What follows belongs to an exercise in optimizing a design on an open flow for small area and a short achievable clock period; a production flow would make more cautious choices. The RTL was checked by simulation tests, not by an equivalence proof against the original design. Some runs may be left out. An edit can pass the tests and still lose a function that they never use.

run_1/met1.png
Drawn at 1 px/um.
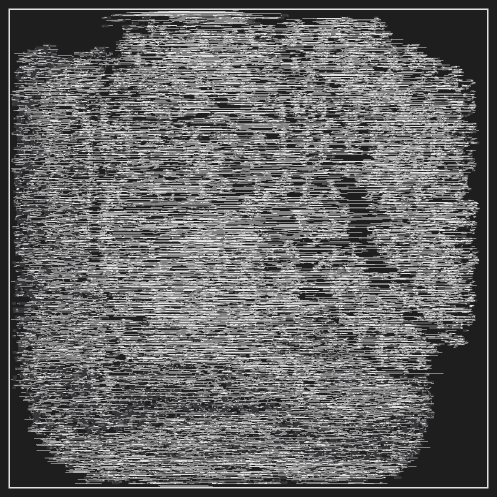
run_1/cts_layout.png
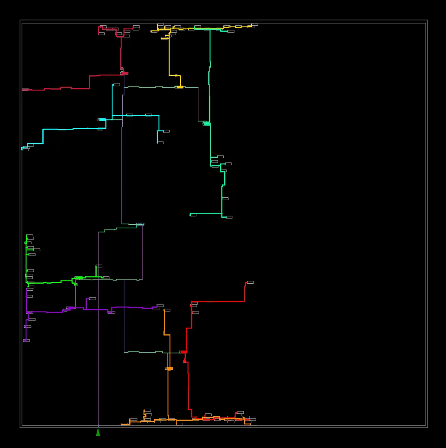
run_1/met2.png
Drawn at 1 px/um.
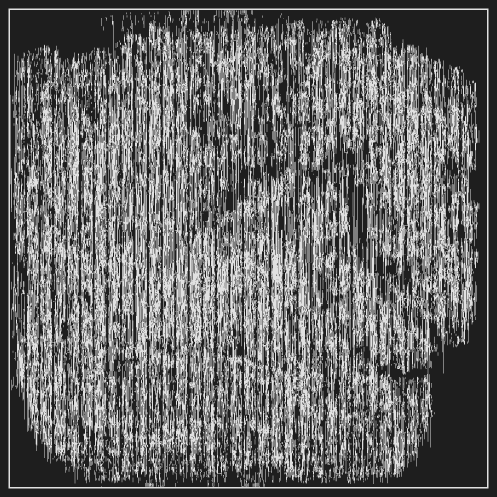
run_1/met4.png
Drawn at 1.5 px/um.
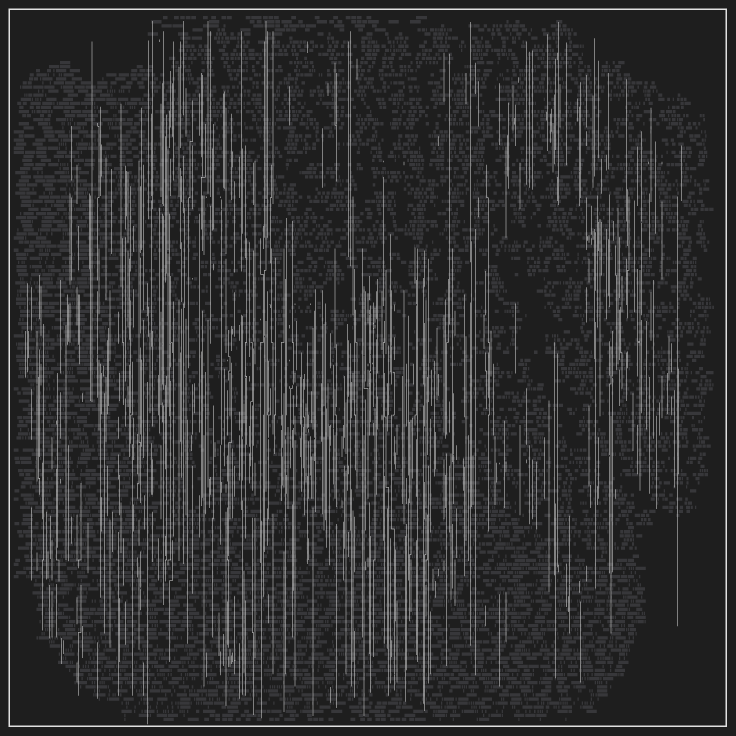
## flow/run.sh

```bash
#!/bin/bash
# synth_recipe.tcl (not shown) runs the flow's synth.tcl, then flattens the netlist and writes it again
# the make line also repeats each setting of config.mk as NAME=value (left out here)
make -C /OpenROAD-flow-scripts/flow DESIGN_CONFIG=/design/flow/config.mk WORK_HOME=/design/flow/orfs CLKGATE_MAP_FILE= SYNTH_SCRIPT=/design/flow/synth_recipe.tcl finish
```

## flow/config.mk

```make
export PLATFORM = sky130hd
export DESIGN_NAME = alu_top
export DESIGN_NICKNAME = alu_top
export VERILOG_FILES = /design/flow/design.v
export SDC_FILE = /design/flow/constraint.sdc
export NUM_CORES = 4
export LEC_CHECK = 0
export CAP_MARGIN = 20
export CORE_MARGIN = 2
export CORE_UTILIZATION = 40
export SLEW_MARGIN = 20
```

## flow/constraint.sdc

```tcl
create_clock -name core_clock -period 75.0 [get_ports {clk}]
set_input_delay 15.0000 -clock core_clock [delete_from_list [all_inputs] [get_ports {clk}]]
set_output_delay 15.0000 -clock core_clock [all_outputs]
set_load 0.01 [all_outputs]
```

## flow/design.v

```verilog
`timescale 1ns/10ps
module alu #(
    parameter WIDTH = 64  
)(
    input [WIDTH-1:0] operand_a,
    input [WIDTH-1:0] operand_b,
    input [4:0] operation,
    input clear_lsb,
    output wire [WIDTH-1:0] result,
    output wire error  
);
    reg [WIDTH-1:0] result_reg;
    reg error_reg;
    assign result = result_reg;
    assign error = error_reg;
    localparam ALU_ADD  = 5'b00000;
    localparam ALU_SUB  = 5'b00001;
    localparam ALU_AND  = 5'b00010;
    localparam ALU_OR   = 5'b00011;
    localparam ALU_XOR  = 5'b00100;
    localparam ALU_SLT  = 5'b00101;
    localparam ALU_SLTU = 5'b00110;
    localparam ALU_SLL  = 5'b00111;
    localparam ALU_SRL  = 5'b01000;
    localparam ALU_SRA  = 5'b01001;
    localparam ALU_MUL  = 5'b01010;
    localparam ALU_MULH = 5'b01011;
    localparam ALU_MULHSU = 5'b01100;
    localparam ALU_MULHU = 5'b01101;
    localparam ALU_DIV  = 5'b01110;
    localparam ALU_DIVU = 5'b01111;
    localparam ALU_REM  = 5'b10000;
    localparam ALU_REMU = 5'b10001;
    function integer clog2;
    	input integer value;
    	integer temp_value;
    	begin
        	clog2 = 0;
        	temp_value = value - 1;
        	while (temp_value > 0) begin
            		clog2 = clog2 + 1;
            		temp_value = temp_value >> 1;
        	end
    	end
    endfunction
    localparam CLOG2_WIDTH = clog2(WIDTH);
    reg [(2*WIDTH)-1:0] temp;
    always @(*) begin
	result_reg = {WIDTH{1'b0}};
    	error_reg = 1'b0;
	temp = {(2*WIDTH){1'b0}};
	case (operation)
            ALU_ADD:    begin
	    		    	result_reg = clear_lsb ? (operand_a + operand_b) & ~1 : (operand_a + operand_b);
			    	error_reg = 1'b0;
			end
            ALU_SUB:    begin
	    		    	result_reg = operand_a - operand_b;
			    	error_reg = 1'b0;
			end
            ALU_AND:    begin
	    		    	result_reg = operand_a & operand_b;
			    	error_reg = 1'b0;
	    		end
            ALU_OR:     begin
	    		    	result_reg = operand_a | operand_b;
				error_reg = 1'b0;
			end
            ALU_XOR:    begin
	    		    	result_reg = operand_a ^ operand_b;
				error_reg = 1'b0;
			end
            ALU_SLT:    begin
	    		    	result_reg = ($signed(operand_a) < $signed(operand_b)) ? {{(WIDTH-1){1'b0}}, 1'b1} : {WIDTH{1'b0}};
				error_reg = 1'b0;
			end
            ALU_SLTU:   begin
	                    	result_reg = (operand_a < operand_b) ? {{(WIDTH-1){1'b0}}, 1'b1} : {WIDTH{1'b0}};
				error_reg = 1'b0;
			end
            ALU_SLL:    begin
	    			result_reg = operand_a << operand_b[CLOG2_WIDTH-1:0];
				error_reg = 1'b0;
			end
            ALU_SRL:    begin
	    			result_reg = operand_a >> operand_b[CLOG2_WIDTH-1:0];
				error_reg = 1'b0;
			end
            ALU_SRA:    begin
	    			result_reg = $signed(operand_a) >>> operand_b[CLOG2_WIDTH-1:0];
				error_reg = 1'b0;
			end
            ALU_MUL:    begin
	    			result_reg = $signed(operand_a) * $signed(operand_b);
				error_reg = 1'b0;
			end
            ALU_MULH:   begin
			    	temp = $signed(operand_a) * $signed(operand_b);
                            	result_reg = temp[(2*WIDTH)-1:WIDTH];
				error_reg = 1'b0;
                        end
            ALU_MULHSU: begin
			    	temp = $signed(operand_a) * operand_b;
                            	result_reg = temp[(2*WIDTH)-1:WIDTH];
				error_reg = 1'b0;
                        end 
            ALU_MULHU:  begin
			    	temp = operand_a * operand_b;
                            	result_reg = temp[(2*WIDTH)-1:WIDTH];
				error_reg = 1'b0;
                        end
            ALU_DIV:    begin
	    			result_reg = (operand_b != {WIDTH{1'b0}}) ? ($signed(operand_a) / $signed(operand_b)) : {WIDTH{1'b0}};
				error_reg = 1'b0;
			end
            ALU_DIVU:   begin
	    			result_reg = (operand_b != {WIDTH{1'b0}}) ? (operand_a / operand_b) : {WIDTH{1'b0}};
				error_reg = 1'b0;
			end
            ALU_REM:    begin
	    			result_reg = (operand_b != {WIDTH{1'b0}}) ? ($signed(operand_a) % $signed(operand_b)) : {WIDTH{1'b0}};
				error_reg = 1'b0;
			end
            ALU_REMU:   begin
	    			result_reg = (operand_b != {WIDTH{1'b0}}) ? (operand_a % operand_b) : {WIDTH{1'b0}};
				error_reg = 1'b0;
			end
            default: 	begin
				result_reg = {WIDTH{1'b0}};
                		error_reg = 1'b1;  
            		end
        endcase
    end
endmodule
`timescale 1ns/10ps
module alu_top (
    input             clk,
    input      [31:0] operand_a,
    input      [31:0] operand_b,
    input      [4:0]  operation,
    input             clear_lsb,
    output reg [31:0] result,
    output reg        error
);
    reg [31:0] a_q;
    reg [31:0] b_q;
    reg [4:0]  op_q;
    reg        cl_q;
    wire [31:0] alu_result;
    wire        alu_error;
    always @(posedge clk) begin
        a_q    <= operand_a;
        b_q    <= operand_b;
        op_q   <= operation;
        cl_q   <= clear_lsb;
        result <= alu_result;
        error  <= alu_error;
    end
    alu #(.WIDTH(32)) alu_0 (
        .operand_a(a_q),
        .operand_b(b_q),
        .operation(op_q),
        .clear_lsb(cl_q),
        .result(alu_result),
        .error(alu_error)
    );
endmodule
```

==> impl_metrics.py, run 1 <==
metrics = {
    "outcome": {
        "outcome": "timing/DRC/antenna clean",
    },
    "synth": {
        "yosysSeqAreaShare_pct": 2.30,
        "synthTopCellsByArea": "fa_1 33%, ha_1 14%, inv_1 7.2%",
        "synth_most_common_cell": "inv_1",
        "synth_common_cells": "1,714 x inv_1, 1,474 x fa_1, 1,307 x nand2_1",
        "synth_edf_count": 0,
        "yosysUniqueCellTypes": 104,
        "syn_avg_cell_area_sq_um": 8.10,
        "synth-xor-area-share_pct": 4.49,
        "synth.area.mux_share_pct": 3.01,
        "synth_top_area_share_pct": 33.0,
        "ys_async_sr_fraction_pct": 0,
        "synth_nets": 13600,
        "synth_fa_ha_area_share_pct": 47.1,
        "synth_flop_cell": "dfxtp_1",
        "ys_seq_elements": 103,
        "synth-compound-area-share_pct": 17.8,
        "syn-instance-count": 11000,
        "synthSimpleGateAreaFrac_pct": 16.0,
        "yosysTopAreaCell": "fa_1",
        "synth_top_family_by_area": "adder cells",
    },
    "die": {
        "core-area_sq_um": 222000,
        "die_area_sq_um": 228000,
        "die_x_um": 477,
        "pin_count": 104,
        "n_tap_cell": 2975,
    },
    "final_layout": {
        "n_clock_buffer": 9,
        "final_util_pct": 45.6,
        "fill_cells": 22200,
        "sh_seq_area_pct": 2.10,
        "comb.multi_input.count": 8745,
        "stdcell_count": 14700,
        "layout.clock.cell_area_share_pct": 0.288,
        "bufAreaShareNonClock_pct": 8.45,
        "dominant_cells": "multi-input combinational cells",
        "final_cell_mix": "1,697 x inv_1, 1,473 x fa_1, 1,298 x nand2_1, 1,014 x ha_1, 976 x buf_4",
        "stdcell_area_sq_um": 101000,
        "buffers": 1091,
        "register_area_sq_um": 2130,
    },
    "global_routing": {
        "grtUsageMet1_pct": 49.9,
        "grt_first_pass_wirelength_um": 654000,
        "grt_max_degree": 81,
        "grt_overflow_total": 0,
        "grt_pass1_vias": 91600,
        "met3_usage_pct": 11.2,
        "met2_usage_pct": 58.6,
        "busiest_layer": "met2",
        "grt.total_usage_pct": 39.7,
    },
    "setup_path": {
        "criticalPathCategory": "reg2reg",
        "r2r-end": "result[30]$_DFF_P_",
        "ff2ff_path_depth": 307,
        "cp-start-kind": "flop",
        "slowest_delay_ns": 0.52,
        "critical_path.top_delay_family": "compound AO/OA/AOI/OAI gates",
        "cp_common_cell": "buf_4",
        "crit_start": "b_q[9]$_DFF_P_",
        "required_ns": 75.30,
        "crit_fanout": 20,
    },
    "routing": {
        "routed.top_layer": "met5",
        "antenna_left": 0,
        "met3WireLength_um": 51800,
        "drtIter0Drc": 10800,
    },
    "place": {
        "place.gp.congestion": 1.11,
        "dp_cells": 14600,
        "dp_slack_ns": -1.62,
        "hpwl_um": 373000,
    },
    "clock_network": {
        "clockBufferDepth": 2,
        "root_buffer": "clkbuf_16",
        "clock_latency_ns": 0.48,
        "cts_tree": "yes",
        "cts_setup_buffers": 1,
        "hold_buffers": 0,
    },
    "timing": {
        "hold_viol_final": 0,
        "min_period_ns": 71.83,
        "layout_setup_ws_ns": 3.17,
        "setup_violations": 0,
        "totalNegativeSetupSlack_ns": 0,
    },
    "min_path": {
        "min_from": "op_q[4]$_DFF_P_",
        "min_delay_path_depth": 1,
        "hp-class": "reg2reg",
    },
}
Notes on met1.png above:
share of all routed wire: 39%
main direction: horizontal
nets with wire on the layer: 13,483
wire length on this layer: 176 mm

Notes on cts_layout.png above:
CTS sink count: 103
Num CTS Buffers: 9
num sequential: 103
Clock H-tree levels: 3

Notes on met2.png above:
longest straight run: 165 um
wire length on this layer: 190 mm
main direction: vertical

Notes on met4.png above:
wire length on this layer: 39.5 mm
share of all routed wire: 8.6%
main direction: vertical
nets with wire on the layer: 438

==> run 2: too many edits to list; what changed since run 1 <==
flow/design.v: 167 -> 9869 lines; modules unchanged: 1
  alu: edited, 133 -> 160 lines
  alu_mul: new, 2363 lines
  alu_div: new, 7312 lines
==> module alu as of run 2 <==
module alu #(
    parameter WIDTH = 32
)(
    input  [31:0] operand_a,
    input  [31:0] operand_b,
    input  [4:0]  operation,
    input         clear_lsb,
    output [31:0] result,
    output        error
);
    wire [4:0] op = operation;
    wire op_add = (op == 5'd0);
    wire op_sub = (op == 5'd1);
    wire op_and = (op == 5'd2);
    wire op_or = (op == 5'd3);
    wire op_xor = (op == 5'd4);
    wire op_slt = (op == 5'd5);
    wire op_sltu = (op == 5'd6);
    wire op_sll = (op == 5'd7);
    wire op_srl = (op == 5'd8);
    wire op_sra = (op == 5'd9);
    wire op_mul = (op == 5'd10);
    wire op_mulh = (op == 5'd11);
    wire op_mulhsu = (op == 5'd12);
    wire op_mulhu = (op == 5'd13);
    wire op_div = (op == 5'd14);
    wire op_divu = (op == 5'd15);
    wire op_rem = (op == 5'd16);
    wire op_remu = (op == 5'd17);
    assign error = (op > 5'd17);
    wire do_sub = op_sub | op_slt | op_sltu;
    wire bx1 = operand_b[0] ^ do_sub;
    wire bx2 = operand_b[1] ^ do_sub;
    wire bx3 = operand_b[2] ^ do_sub;
    wire bx4 = operand_b[3] ^ do_sub;
    wire bx5 = operand_b[4] ^ do_sub;
    wire bx6 = operand_b[5] ^ do_sub;
    wire bx7 = operand_b[6] ^ do_sub;
    wire bx8 = operand_b[7] ^ do_sub;
    wire bx9 = operand_b[8] ^ do_sub;
    wire bx10 = operand_b[9] ^ do_sub;
    wire bx11 = operand_b[10] ^ do_sub;
    wire bx12 = operand_b[11] ^ do_sub;
    wire bx13 = operand_b[12] ^ do_sub;
    wire bx14 = operand_b[13] ^ do_sub;
    wire bx15 = operand_b[14] ^ do_sub;
    wire bx16 = operand_b[15] ^ do_sub;
    wire bx17 = operand_b[16] ^ do_sub;
    wire bx18 = operand_b[17] ^ do_sub;
    wire bx19 = operand_b[18] ^ do_sub;
    wire bx20 = operand_b[19] ^ do_sub;
    wire bx21 = operand_b[20] ^ do_sub;
    wire bx22 = operand_b[21] ^ do_sub;
    wire bx23 = operand_b[22] ^ do_sub;
    wire bx24 = operand_b[23] ^ do_sub;
    wire bx25 = operand_b[24] ^ do_sub;
    wire bx26 = operand_b[25] ^ do_sub;
    wire bx27 = operand_b[26] ^ do_sub;
    wire bx28 = operand_b[27] ^ do_sub;
    wire bx29 = operand_b[28] ^ do_sub;
    wire bx30 = operand_b[29] ^ do_sub;
    wire bx31 = operand_b[30] ^ do_sub;
    wire bx32 = operand_b[31] ^ do_sub;
    wire s33 = operand_a[0] ^ bx1 ^ do_sub;
    wire c34 = (operand_a[0] & bx1) | (operand_a[0] & do_sub) | (bx1 & do_sub);
    wire s35 = operand_a[1] ^ bx2 ^ c34;
    wire c36 = (operand_a[1] & bx2) | (operand_a[1] & c34) | (bx2 & c34);
    wire s37 = operand_a[2] ^ bx3 ^ c36;
    wire c38 = (operand_a[2] & bx3) | (operand_a[2] & c36) | (bx3 & c36);
    wire s39 = operand_a[3] ^ bx4 ^ c38;
    wire c40 = (operand_a[3] & bx4) | (operand_a[3] & c38) | (bx4 & c38);
    wire s41 = operand_a[4] ^ bx5 ^ c40;
    wire c42 = (operand_a[4] & bx5) | (operand_a[4] & c40) | (bx5 & c40);
    wire s43 = operand_a[5] ^ bx6 ^ c42;
    wire c44 = (operand_a[5] & bx6) | (operand_a[5] & c42) | (bx6 & c42);
    wire s45 = operand_a[6] ^ bx7 ^ c44;
    wire c46 = (operand_a[6] & bx7) | (operand_a[6] & c44) | (bx7 & c44);
    wire s47 = operand_a[7] ^ bx8 ^ c46;
    wire c48 = (operand_a[7] & bx8) | (operand_a[7] & c46) | (bx8 & c46);
    wire s49 = operand_a[8] ^ bx9 ^ c48;
    wire c50 = (operand_a[8] & bx9) | (operand_a[8] & c48) | (bx9 & c48);
    wire s51 = operand_a[9] ^ bx10 ^ c50;
    wire c52 = (operand_a[9] & bx10) | (operand_a[9] & c50) | (bx10 & c50);
    wire s53 = operand_a[10] ^ bx11 ^ c52;
    wire c54 = (operand_a[10] & bx11) | (operand_a[10] & c52) | (bx11 & c52);
    wire s55 = operand_a[11] ^ bx12 ^ c54;
    wire c56 = (operand_a[11] & bx12) | (operand_a[11] & c54) | (bx12 & c54);
    wire s57 = operand_a[12] ^ bx13 ^ c56;
    wire c58 = (operand_a[12] & bx13) | (operand_a[12] & c56) | (bx13 & c56);
    wire s59 = operand_a[13] ^ bx14 ^ c58;
    wire c60 = (operand_a[13] & bx14) | (operand_a[13] & c58) | (bx14 & c58);
    wire s61 = operand_a[14] ^ bx15 ^ c60;
    wire c62 = (operand_a[14] & bx15) | (operand_a[14] & c60) | (bx15 & c60);
    wire s63 = operand_a[15] ^ bx16 ^ c62;
    wire c64 = (operand_a[15] & bx16) | (operand_a[15] & c62) | (bx16 & c62);
    wire s65 = operand_a[16] ^ bx17 ^ c64;
    wire c66 = (operand_a[16] & bx17) | (operand_a[16] & c64) | (bx17 & c64);
    wire s67 = operand_a[17] ^ bx18 ^ c66;
    wire c68 = (operand_a[17] & bx18) | (operand_a[17] & c66) | (bx18 & c66);
    wire s69 = operand_a[18] ^ bx19 ^ c68;
    wire c70 = (operand_a[18] & bx19) | (operand_a[18] & c68) | (bx19 & c68);
    wire s71 = operand_a[19] ^ bx20 ^ c70;
    wire c72 = (operand_a[19] & bx20) | (operand_a[19] & c70) | (bx20 & c70);
    wire s73 = operand_a[20] ^ bx21 ^ c72;
    wire c74 = (operand_a[20] & bx21) | (operand_a[20] & c72) | (bx21 & c72);
    wire s75 = operand_a[21] ^ bx22 ^ c74;
    wire c76 = (operand_a[21] & bx22) | (operand_a[21] & c74) | (bx22 & c74);
    wire s77 = operand_a[22] ^ bx23 ^ c76;
    wire c78 = (operand_a[22] & bx23) | (operand_a[22] & c76) | (bx23 & c76);
    wire s79 = operand_a[23] ^ bx24 ^ c78;
    wire c80 = (operand_a[23] & bx24) | (operand_a[23] & c78) | (bx24 & c78);
    wire s81 = operand_a[24] ^ bx25 ^ c80;
    wire c82 = (operand_a[24] & bx25) | (operand_a[24] & c80) | (bx25 & c80);
    wire s83 = operand_a[25] ^ bx26 ^ c82;
    wire c84 = (operand_a[25] & bx26) | (operand_a[25] & c82) | (bx26 & c82);
    wire s85 = operand_a[26] ^ bx27 ^ c84;
    wire c86 = (operand_a[26] & bx27) | (operand_a[26] & c84) | (bx27 & c84);
    wire s87 = operand_a[27] ^ bx28 ^ c86;
    wire c88 = (operand_a[27] & bx28) | (operand_a[27] & c86) | (bx28 & c86);
    wire s89 = operand_a[28] ^ bx29 ^ c88;
    wire c90 = (operand_a[28] & bx29) | (operand_a[28] & c88) | (bx29 & c88);
    wire s91 = operand_a[29] ^ bx30 ^ c90;
    wire c92 = (operand_a[29] & bx30) | (operand_a[29] & c90) | (bx30 & c90);
    wire s93 = operand_a[30] ^ bx31 ^ c92;
    wire c94 = (operand_a[30] & bx31) | (operand_a[30] & c92) | (bx31 & c92);
    wire s95 = operand_a[31] ^ bx32 ^ c94;
    wire c96 = (operand_a[31] & bx32) | (operand_a[31] & c94) | (bx32 & c94);
    wire [31:0] sum = {s95, s93, s91, s89, s87, s85, s83, s81, s79, s77, s75, s73, s71, s69, s67, s65, s63, s61, s59, s57, s55, s53, s51, s49, s47, s45, s43, s41, s39, s37, s35, s33};
    wire sum_cout = c96;
    wire ltu = ~sum_cout;
    wire lts = (operand_a[31] ^ operand_b[31]) ? operand_a[31] : ~sum_cout;
    wire [4:0] shamt = operand_b[4:0];
    wire is_shift = op_sll | op_srl | op_sra;
    wire [4:0] sexp = op_sll ? shamt : (5'd0 - shamt);
    wire [31:0] sdec = 32'd1 << sexp;
    wire [31:0] mb = is_shift ? sdec : operand_b;
    wire msa = operand_a[31] & (op_mulh | op_sra);
    wire msb = operand_b[31] & op_mulh;
    wire [63:0] prod;
    wire [31:0] quo, rem;
    wire bz;
    alu_mul u_mul (.operand_a(operand_a), .mb(mb), .msa(msa), .msb(msb), .prod(prod));
    alu_div u_div (.operand_a(operand_a), .operand_b(operand_b), .quo(quo), .rem(rem), .bz(bz));
    wire shz = (shamt == 5'd0);
    wire sel_sum = op_add | op_sub;
    wire sel_lo = op_mul | op_sll | ((op_srl | op_sra) & shz);
    wire sel_hi = op_mulh | op_mulhsu | op_mulhu | ((op_srl | op_sra) & ~shz);
    wire sel_q = (op_div | op_divu) & ~bz;
    wire sel_r = (op_rem | op_remu) & ~bz;
    wire [31:0] sumc = {sum[31:1], sum[0] & ~(op_add & clear_lsb)};
    assign result = ({32{sel_sum}} & sumc)
                  | ({32{op_and}} & (operand_a & operand_b))
                  | ({32{op_or}} & (operand_a | operand_b))
                  | ({32{op_xor}} & (operand_a ^ operand_b))
                  | {31'd0, (op_slt & lts) | (op_sltu & ltu)}
                  | ({32{sel_lo}} & prod[31:0])
                  | ({32{sel_hi}} & prod[63:32])
                  | ({32{sel_q}} & quo)
                  | ({32{sel_r}} & rem);
endmodule
--- a/flow/config.mk
+++ b/flow/config.mk
@@ -6,4 +6,5 @@
 export NUM_CORES = 4
 export LEC_CHECK = 0
+export ABC_AREA = 1
 export CAP_MARGIN = 20
 export CORE_MARGIN = 2
==> run 2 against run 1 <==
Compared with the run above: routed wire length down 20%; clock skew down 0.0015 ns; clock-buffer cell count did not move; global-route usage down 4.9 points; first-iteration DRC count is 0.37% lower; worst setup slack improved by 37 ns; critical path type unchanged; critical endpoint is now result[24]$_DFF_P_.
==> impl_metrics.py, run 2 <==
metrics = {
    "outcome": {
        "outcome": "timing/DRC/antenna clean",
    },
    "min_path": {
        "hp-class": "reg2reg",
        "min_from": "a_q[0]$_DFF_P_",
        "min_delay_path_depth": 5,
    },
    "synth": {
        "synth_edf_count": 0,
        "synth_most_common_cell": "nand2_1",
        "ys_seq_elements": 103,
        "synth_common_cells": "2,969 x nand2_1, 1,758 x inv_1, 806 x xor2_1",
        "synth_top_family_by_area": "simple AND/OR/NAND/NOR gates",
        "syn-instance-count": 12600,
        "synth_nets": 13500,
        "synth-xor-area-share_pct": 11.8,
        "synth-compound-area-share_pct": 17.2,
        "synth_flop_cell": "dfxtp_1",
        "yosysTopAreaCell": "fa_1",
        "yosysSeqAreaShare_pct": 2.55,
    },
    "final_layout": {
        "buffers": 333,
        "stdcell_count": 15100,
        "sh_seq_area_pct": 2.49,
        "layout.clock.cell_area_share_pct": 0.387,
        "final_cell_mix": "2,967 x nand2_1, 1,742 x inv_1, 805 x xor2_1, 795 x nor2_1, 604 x o22ai_1",
        "bufAreaShareNonClock_pct": 3.31,
        "register_area_sq_um": 2070,
        "nFlopsAndLatches": 103,
    },
    "clock_network": {
        "htreeDepth": 3,
        "cts_setup_buffers": 0,
        "clockBufferDepth": 2,
        "cts_tree": "yes",
        "cts_buffers": 9,
        "clock-sinks": 103,
    },
    "global_routing": {
        "grt_first_pass_wirelength_um": 536000,
        "grt_overflow_total": 0,
        "grt_pass1_vias": 80400,
        "met3_usage_pct": 7.36,
        "grtUsageMet1_pct": 45.1,
    },
    "routing": {
        "antenna_left": 0,
        "routed.top_layer": "met5",
    },
    "place": {
        "hpwl_um": 278000,
        "dp_slack_ns": 40.81,
        "dp_cells": 15100,
    },
    "timing": {
        "min_period_ns": 35.01,
        "hold_viol_final": 0,
        "setup_violations": 0,
    },
    "setup_path": {
        "required_ns": 75.40,
        "crit_start": "b_q[1]$_DFF_P_",
        "criticalPathCategory": "reg2reg",
        "ff2ff_path_depth": 232,
        "critical_path.top_delay_family": "simple AND/OR/NAND/NOR gates",
    },
    "die": {
        "n_tap_cell": 2656,
        "pin_count": 104,
    },
}
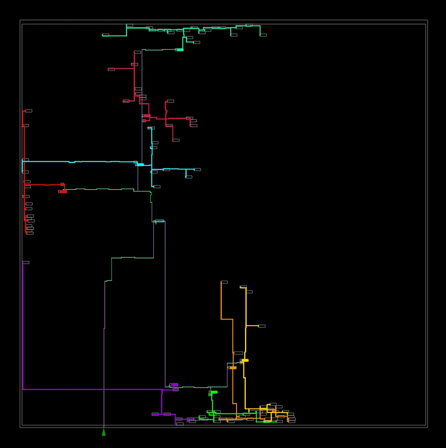
run_2/cts_layout.png
Root Driver: clkbuf_16

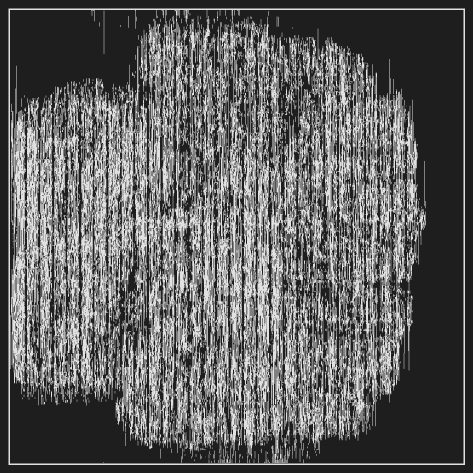
run_2/met2.png
Drawn at 1 px/um.
nets with wire on the layer: 10,354
longest straight run: 111 um

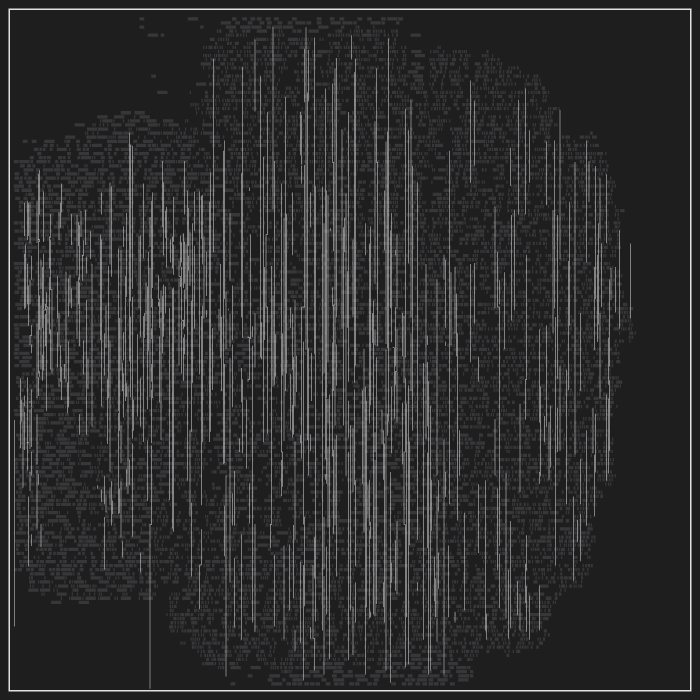
run_2/met4.png
Drawn at 1.5 px/um.
longest straight run: 296 um
share of all routed wire: 8.3%

## re-timing with driven ports
No port has a modelled driver above. Below, the same layouts with a new extraction and two added sets of constraints. Step 1: set_driving_cell puts a clkbuf_16 on clk and a buf_2 on each other input, an assumption about the parent block. Step 2, shift: input delay + t, output delay - t, t = (earliest + latest rising clock arrival at the registers) / 2. This alone moves slack from input paths to output paths. Three values: ideal ports, drivers, drivers and shift; two values: the first two.
run | shift t [ns] | setup WS [ns] | hold WS [ns]
run 1 | 0.548 | 3.169 / 3.169 / 3.169 | 0.777 / 0.777 / 0.777
run 2 | 0.526 | 39.992 / 39.992 / 39.992 | 1.085 / 1.085 / 1.085
After both steps setup and hold are still met in every run listed.
